Context: an optimization exercise on an open-source flow, tuned for small area. The choices shown serve that exercise and are no tape-out recipe.
Where RTL was checked, it was by simulation tests only, not by an equivalence proof against the original.
Some runs may be left out. An edit can pass the tests and still lose a function that they never use.
Only the layout flow was run in run 2; the RTL was not checked for function there.

Figure 1. Met1 routing (run 1).
(1 px per um) Supply wires on this layer in gray.
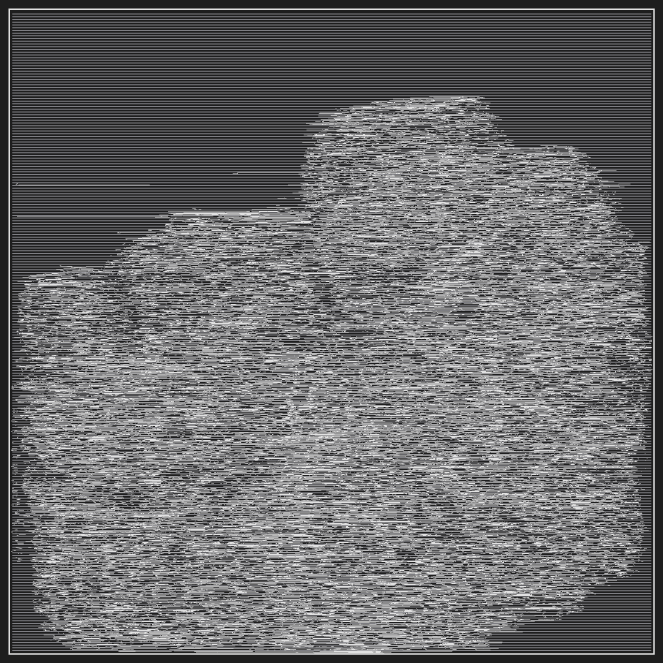
Figure 2. Met2 routing (run 1).
(1 px per um) Cells faint in the background.
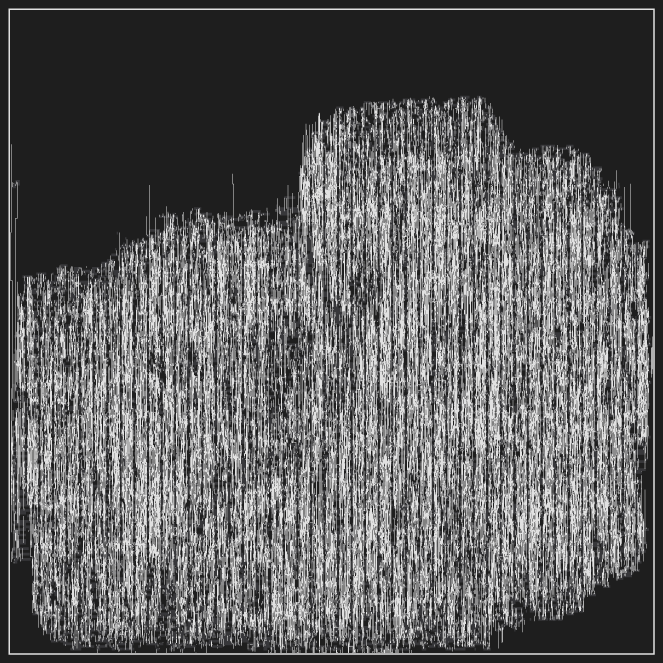
Figure 3. The metal 3 layer (run 1).
(1 px per um) Cells faint in the background.
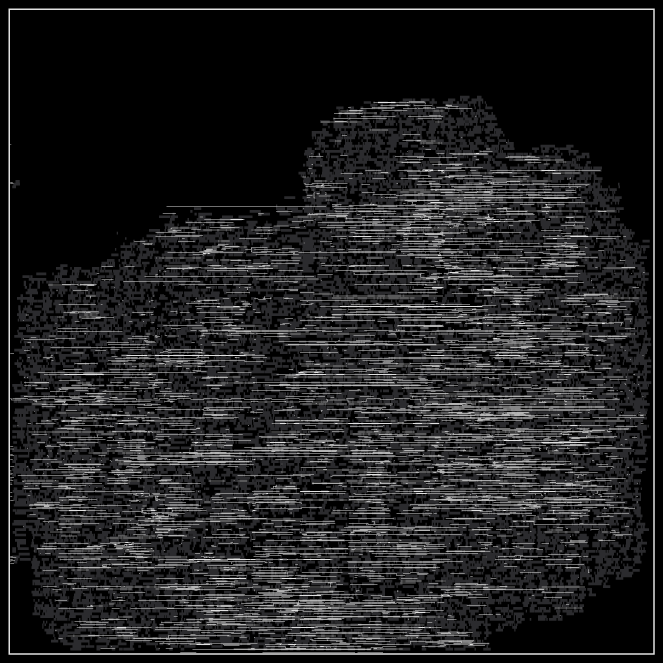
Figure 4. The metal 4 layer (run 1).
(1 px per um) Supply wires on this layer in gray. Cells faint in the background.
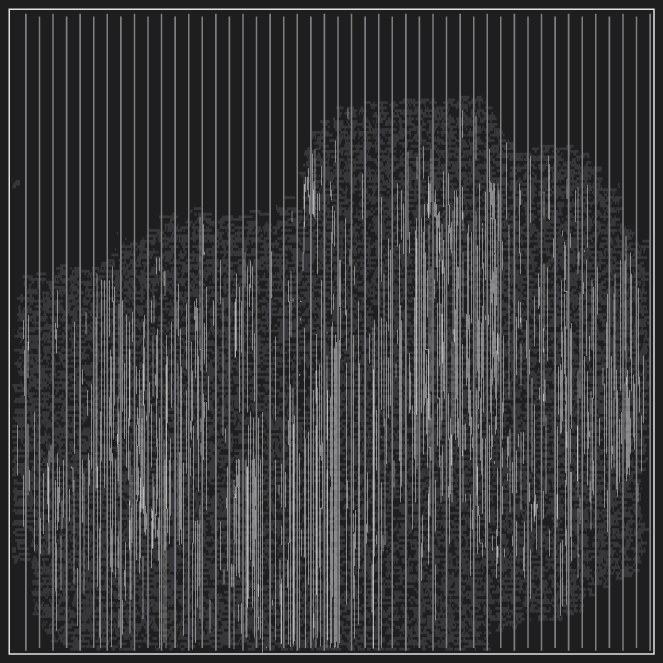
[flow/design.v]
module Fir#(
	parameter	DATA_WIDTH = 32
)(
	input						clk,
	input						reset_n,
	input						control,
	input	[DATA_WIDTH - 1: 0] b,
	input	[DATA_WIDTH - 1: 0] x,
	output reg	[DATA_WIDTH - 1: 0]	data_out
);
	reg		[DATA_WIDTH - 1 : 0] 	b_array [8 : 0];
	reg		[DATA_WIDTH - 1 : 0] 	x_array [8 : 0];
	reg		[DATA_WIDTH - 1 : 0] 	h 		[8 : 0];
	reg		[DATA_WIDTH - 1 : 0]	s;
	integer i;
	always @(posedge clk) begin
		if ((control == 0)) begin
                for (i = 0; i < 8; i = i + 1) begin
                    b_array[i] <= b_array[i + 1];
                end
                b_array[8] <= b;
		end
	end
	always @(posedge clk) begin
        if (reset_n && (control == 1)) begin
            for (i = 8; i > 0; i = i - 1) begin
                x_array[i] <= x_array[i - 1];
            end
            x_array[0] <= x;
        end
    end
    always @* begin
        for (i = 0; i < 9; i = i + 1) begin
            h[i] = x_array[i] * b_array[i];
        end
        s = h[0] + h[1] + h[2] + h[3] + h[4] + h[5] + h[6] + h[7] + h[8];
    end
    always @(posedge clk) begin
        data_out <= s;
    end
endmodule
[flow/run.sh]
#!/bin/bash
# synth_recipe.tcl (not shown) runs the flow's synth.tcl, then flattens the netlist and writes it again
# the make line also repeats each setting of config.mk as NAME=value (left out here)
make -C /OpenROAD-flow-scripts/flow DESIGN_CONFIG=/design/flow/config.mk WORK_HOME=/design/flow/orfs CLKGATE_MAP_FILE= SYNTH_SCRIPT=/design/flow/synth_recipe.tcl finish
[flow/config.mk]
export PLATFORM = sky130hd
export DESIGN_NAME = Fir
export DESIGN_NICKNAME = Fir
export VERILOG_FILES = /design/flow/design.v
export SDC_FILE = /design/flow/constraint.sdc
export NUM_CORES = 4
export LEC_CHECK = 0
export CAP_MARGIN = 20
export CORE_MARGIN = 2
export CORE_UTILIZATION = 40
export SLEW_MARGIN = 20
[flow/constraint.sdc]
create_clock -name core_clock -period 13.0 [get_ports {clk}]
set_input_delay 2.6000 -clock core_clock [delete_from_list [all_inputs] [get_ports {clk}]]
set_output_delay 2.6000 -clock core_clock [all_outputs]
set_load 0.01 [all_outputs]
==> flow_summary.ini, run 1 <==
[sta]
worst_clock_skew_ns = 0.0670
finalSetupTns_ns = 0
worst-slew-pin-transition_ns = 1.21
final.period_utilization_pct = 89.0
slew-limit-headroom_pct = 19.0

[synthesis]
synthesis.instances = 16400
synth_seq_cells = 608
yosysMostFrequentCell = sky130_fd_sc_hd__inv_1
synth_enable_flop_cells = 576

[route]
drt.antenna.violating_nets = 0
detail_route.wl_per_cell_um = 28.6

[layout]
fin_nets = 21500
fill_cells = 39500
post_route_cells_drive_above_1_share_pct = 2.80

[placed_design]
dp.final_hpwl_um = 496000
dpl_cell_area_um2 = 171000

[global_routing]
grt_start_max_net_pins = 119
grt.total_usage_pct = 30.6

[critical_path]
cp_max_fo = 16
worstSetupPathType = flop to flop
required_ns = 13.63

[clock_tree]
tritoncts.num_buffers = 89
cts_tree = yes
clk-insertion-delay-late_ns = 0.81
clk_root_buffer_cell = sky130_fd_sc_hd__clkbuf_16
clk_pin_slew_worst_paths_ns = 0.06

[flow_run]
drv.max_cap_violation_count = 0

[floorplanning]
core.rowCount = 234

[run_status]
status = finished clean
-- Figure 1 (at the start) --
The longest straight run is 174 um. The wires run mostly horizontal.

-- Figure 2 (at the start) --
The layer carries 269 mm of wire. The layer holds 43% of the routed length. 18203 nets have wire on it. The wires run mostly vertical. The longest straight run is 172 um.

-- Figure 3 (at the start) --
1695 nets have wire on it. The layer holds 10% of the routed length. The layer carries 64.7 mm of wire. The longest straight run is 246 um.
WL final: 620000 um
via count: 113000
GR Layer Usage met3: 6.79%

-- Figure 4 (at the start) --
504 nets have wire on it. The longest straight run is 324 um.

-- run 1: per-layer routing --
layer / part of all wire, % / routed length (um) / track usage (%)
met4: 7.6 / 47300 / 18.9
met2: 43 / 269000 / 45.7
met3: 10 / 64700 / 6.79
met1: 39 / 239000 / 40.6
met5: 0.015 / 94 / 0
-- run 1: sequential cells by signal, indices dropped and copies added, names as in the netlist --
register,flops
data_out,32
b_array,288
x_array,288
-- run 1: critical path, delay by kind of cell, from the launching register on --
| kind | cells | cell delay (ns) |
|---|---|---|
| and+or+nand+nor | 1 | 0.11 |
| xor gates and xnor gates | 11 | 2.20 |
| buffers and inverters | 9 | 0.86 |
| adders and majority gates | 13 | 7.04 |
| DFF | 1 | 1.16 |
-- run 1: placed cells by master (no fill, tap or decap), types with 6 or more instances in the layout --
cell and count:
sky130_fd_sc_hd__dfxtp_1 32, sky130_fd_sc_hd__nor2_1 7, sky130_fd_sc_hd__fa_1 4119, sky130_fd_sc_hd__a21oi_1 22, sky130_fd_sc_hd__edfxtp_1 576, sky130_fd_sc_hd__ha_1 1108, sky130_fd_sc_hd__clkinvlp_4 9, sky130_fd_sc_hd__diode_2 37
sky130_fd_sc_hd__clkinv_1 15, sky130_fd_sc_hd__nand2_1 2288, sky130_fd_sc_hd__o21ai_0 7, sky130_fd_sc_hd__clkdlybuf4s50_1 98, sky130_fd_sc_hd__buf_4 298, sky130_fd_sc_hd__xor2_1 103, sky130_fd_sc_hd__and2_1 2472, sky130_fd_sc_hd__xnor2_1 491
sky130_fd_sc_hd__inv_6 6, sky130_fd_sc_hd__clkinv_2 14, sky130_fd_sc_hd__a211oi_1 6, sky130_fd_sc_hd__clkbuf_16 90, sky130_fd_sc_hd__inv_1 4379, sky130_fd_sc_hd__a21o_1 14, sky130_fd_sc_hd__buf_8 11, sky130_fd_sc_hd__clkbuf_1 12
sky130_fd_sc_hd__bufinv_16 8
-- run 1: per-stage QoR --
| stage | cells | setup slack, ns |
|---|---|---|
| after floorplan | 16400 | 3.22 |
| after global placement | 21500 | 1.83 |
| after detailed placement | 21500 | 1.73 |
| after CTS | 21700 | 1.64 |
| after global routing | 21700 | 1.30 |
| final | 21700 | 1.43 |
-- run 1: kinds of logic after synthesis --
| logic type | synth area share (%) |
|---|---|
| compound gates | 0.263 |
| xor+xnor | 3.23 |
| fa+ha+maj | 58.9 |
| buf+inv | 11.8 |
| flops | 11.0 |
| simple gates | 14.8 |
-- run 1: path summary, 6_finish.rpt --
path,endpoint,depth (start not counted),slack (ns)
worst min-delay path,b_array[1][31],0,0.48
worst min register to register,b_array[1][31],0,0.48
worst max register to register,data_out[31],34,1.43
worst max-delay path,data_out[31],34,1.43
-- run 1: layout make-up --
class	count	area (um^2)	share of cell area, %
antenna	37	92.6	0.0532
clock buffer	102	2300	1.32
clock inverter	60	609	0.350
inverter	4380	16400	9.46
multi-input combinational	10700	126000	72.6
sequential	608	17900	10.3
tap	5428	6790	3.91
timing repair buffer	412	3500	2.01
Figure 5. Critical path on the layout (run 1).
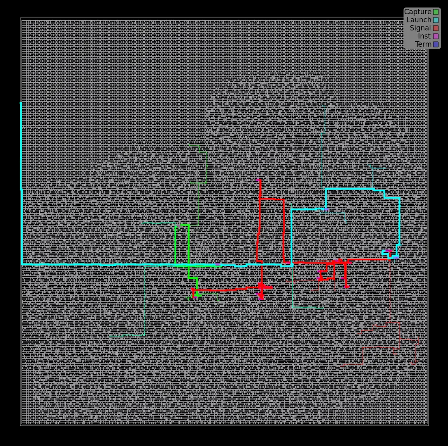

## Run 2: large edit since run 1, in outline
flow/design.v: 41 -> 13449 lines; modules unchanged: 0
  Fir: edited, 41 -> 13445 lines
  fir_fa: new, 4 lines
==> module fir_fa as of run 2 <==
module fir_fa (input a, input b, input c, output s, output co);
	assign s = a ^ b ^ c;
	assign co = (a & b) | (a & c) | (b & c);
endmodule
--- a/flow/config.mk
+++ b/flow/config.mk
@@ -6,6 +6,9 @@
 export NUM_CORES = 4
 export LEC_CHECK = 0
+export ABC_AREA = 1
 export CAP_MARGIN = 20
 export CORE_MARGIN = 2
 export CORE_UTILIZATION = 40
 export SLEW_MARGIN = 20
+export SYNTH_HIERARCHICAL = 1
+export SYNTH_MINIMUM_KEEP_SIZE = 0
Figure 6. Critical path on the layout (run 2).
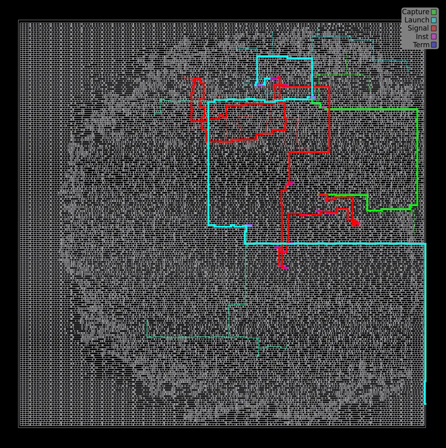
post-layout min period: 10.84 ns
Final Util: 42.4%
Setup Total Neg Slack: 0 ns
final cell count without fillers: 15700

Figure 7. The metal 3 layer (run 2).
(1.5 px per um) Cells faint in the background.
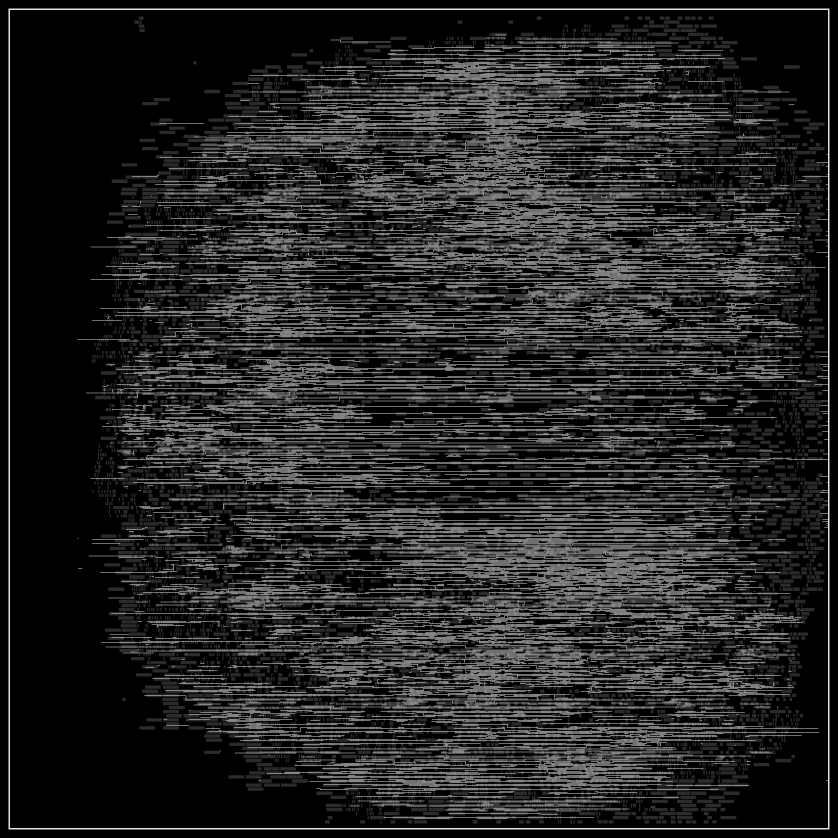
The longest straight run is 309 um. 2613 nets have wire on it. The wires run mostly horizontal. The layer holds 17% of the routed length. The layer carries 108 mm of wire.

==> run 2 against run 1 <==
Still clean. Synthesized area down 28%. Sequential cell count unchanged. Worst setup slack improved by 0.73 ns. Routed wire length up 3.3%. Synthesized cell count fell by 25%. Maximum frequency grew 6.8%. Critical path depth shrank 8. Largest cell class unchanged.
==> flow_summary.ini, run 2 <==
[run_status]
status = finished clean

[layout]
fin_nets = 14000
largest_registers = b_array (288), x_array (288), data_out (32)
layout.cells.most_common = sky130_fd_sc_hd__fa_1
layout.cells.most_common_list = sky130_fd_sc_hd__fa_1 (2240), sky130_fd_sc_hd__xor2_1 (2222), sky130_fd_sc_hd__o22ai_1 (2156), sky130_fd_sc_hd__nand2_1 (1643), sky130_fd_sc_hd__inv_1 (889)
post_route_cells_drive_above_1_share_pct = 5.13

[synthesis]
synth_seq_cells = 608
synth_enable_flop_cells = 576
synthesis.instances = 12200
area_share_of_the_largest_cell_type_after_synthesis_pct = 38.3
synth-seq-area-share_pct = 15.3
yosysMostFrequentCell = sky130_fd_sc_hd__fa_1

[clock_tree]
cts_tree = yes
clk_pin_slew_worst_paths_ns = 0.08
tritoncts.num_buffers = 76
clk_root_buffer_cell = sky130_fd_sc_hd__clkbuf_16
clk-insertion-delay-late_ns = 0.79

[critical_path]
reg2regPathDepth = 26
required_ns = 13.71
cp_slowest_cell = sky130_fd_sc_hd__o311ai_0
cp-start-kind = flop
worstSetupPathType = flop to flop
critical_path.top_delay_family = adder cells
cp_max_fo = 32
timing.critical_path.buf_inv = 4

[route]
avgViaCountPerCell = 6.63
drt.antenna.violating_nets = 0
detail_route.wl_per_cell_um = 41.0

[sta]
final.period_utilization_pct = 83.4
timing.final.ws_setup_ns = 2.16
report.final.slew_viol_count = 0
worst_clock_skew_ns = 0.0646
slew-limit-headroom_pct = 15.3
worst-slew-pin-transition_ns = 1.27

[placed_design]
io_buffer_count = 98
placed_cells_incl_taps = 15500
pre_cts_slack_ns = 2.62
dpl_cell_area_um2 = 121000
dp.final_hpwl_um = 503000
place_congestion = 1.14

[hold_path]
timing.hold.worst_path_depth = 0

[floorplanning]
core.rowCount = 198

[global_routing]
wire_length_of_the_first_global_routing_pass_um = 857000
grt_start_max_net_pins = 73
Figure 8. Routing congestion map (run 2).
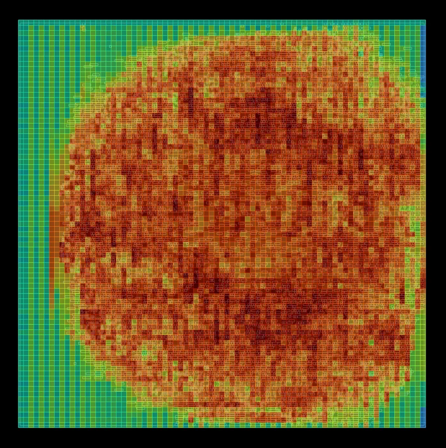
Total GRT Usage: 42.0%
met1 capacity usage during global routing: 52.1%

Figure 9. Met1 routing (run 2).
(1 px per um) Supply wires on this layer in gray.
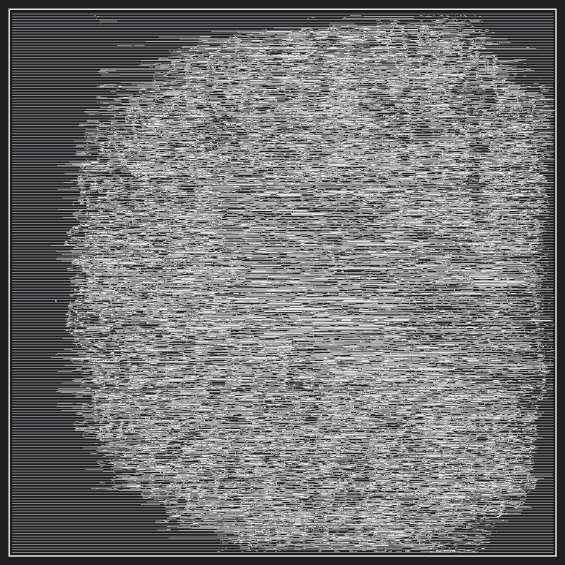
The layer holds 35% of the routed length. The longest straight run is 216 um.
WL final: 641000 um
via count: 104000

-- run 2: cell count changes after synthesis, sizes merged, moves of 66 or more --
cell | previous run | this run
ha | 1108 | 30
inv | 4380 | 1011
nor2 | 7 | 366
nand2 | 2288 | 1705
o21ai | 7 | 235
fa | 4119 | 2240
buf | 19 | 322
clkbuf | 738 | 672
xnor2 | 493 | 82
nand3 | 1 | 315
o22ai | 0 | 2158
and2 | 2473 | 55
clkinv | 0 | 101
xor2 | 103 | 2225
-- run 2: worst paths after layout --
| check | startpoint | endpoint | slack, ns |
|---|---|---|---|
| setup / recovery | b_array[6][5] | data_out[30] | 2.16 |
| hold / removal | x_array[5][30] | x_array[6][30] | 0.48 |
| setup reg to reg | b_array[6][5] | data_out[30] | 2.16 |
| hold reg to reg | x_array[5][30] | x_array[6][30] | 0.48 |
-- run 2: worst reg2reg max path, delay by kind of cell (launching register included) --
family / cells / cell delay (ns)
buf+inv: 4 / 1.70
flops: 1 / 0.32
fa+ha+maj: 12 / 6.01
xor+xnor: 2 / 0.34
compound gates: 2 / 1.50
simple gates: 6 / 0.92
-- run 2: cell type report --
class	count	area [um^2]
sequential	608	17900
clock buffer	79	1910
fill	28400	168000
inverter	1112	4200
timing repair buffer	340	2830
antenna	24	60.1
multi-input combinational	9531	90900
clock inverter	57	722
tap	3900	4880
-- run 2: routing by layer --
layer  GRT usage (%)  vias to the layer above  part of all wire, %
met2            56.2                     9476                   38
met5            1.44                        -                 0.12
met4            29.1                       24                  9.3
met1            52.1                    52600                   35
li1                -                    39500                    -
met3            21.1                     2069                   17
-- run 2: logic make-up after synthesis --
| group | after synthesis | synth area share [%] |
|---|---|---|
| buffers and inverters | 2106 | 7.14 |
| AO/OA/AOI/OAI | 2459 | 12.9 |
| XOR/XNOR | 2307 | 17.3 |
| flip-flops | 608 | 15.3 |
| adder cells (fa/ha/maj) | 2270 | 38.6 |
| AND/OR/NAND/NOR | 2495 | 8.78 |
-- run 2: metrics by stage --
stage / hold WS [ns] / util, %
floorplan: 0.421 / -
global placement: 0.460 / 41.4
detailed placement: 0.452 / 41.4
CTS: 0.465 / 42.3
global route: 0.494 / 42.4
finish: 0.477 / 42.4
-- run 2: per-module statistics from Yosys (local to each module, per instance) --
module,flops+latches,cells inside
fir_fa,0,1
Fir,608,10000

==> afterwards: timing with drivers on the ports <==
The results above use ideal ports. As a check the final layouts listed here were re-extracted and re-timed, cells and wires unchanged. Step 1 sets driving cells, clkbuf_16 on the clock port and buf_2 on the other inputs (assumed; they add their load-dependent delay and slew). Step 2 also shifts input and output timing later by t, the mid clock arrival at the registers, as if the neighbouring blocks saw the same clock. Slacks: ideal ports / drivers / drivers and shift; pairs: ideal ports / drivers.
| run | t (ns) | setup WS [ns] | clock arrival spread, ns | slew at the worst register clock pin (ns) | pins driven straight from the clock port |
|---|---|---|---|---|---|
| run 1 | 0.873 | 1.427 / 1.427 / 1.427 | 0.067 / 0.067 | 0.09 / 0.09 | 1 |
| run 2 | 0.850 | 2.161 / 2.161 / 2.161 | 0.064 / 0.064 | 0.08 / 0.08 | 1 |
After both steps setup and hold are still met in every run listed.
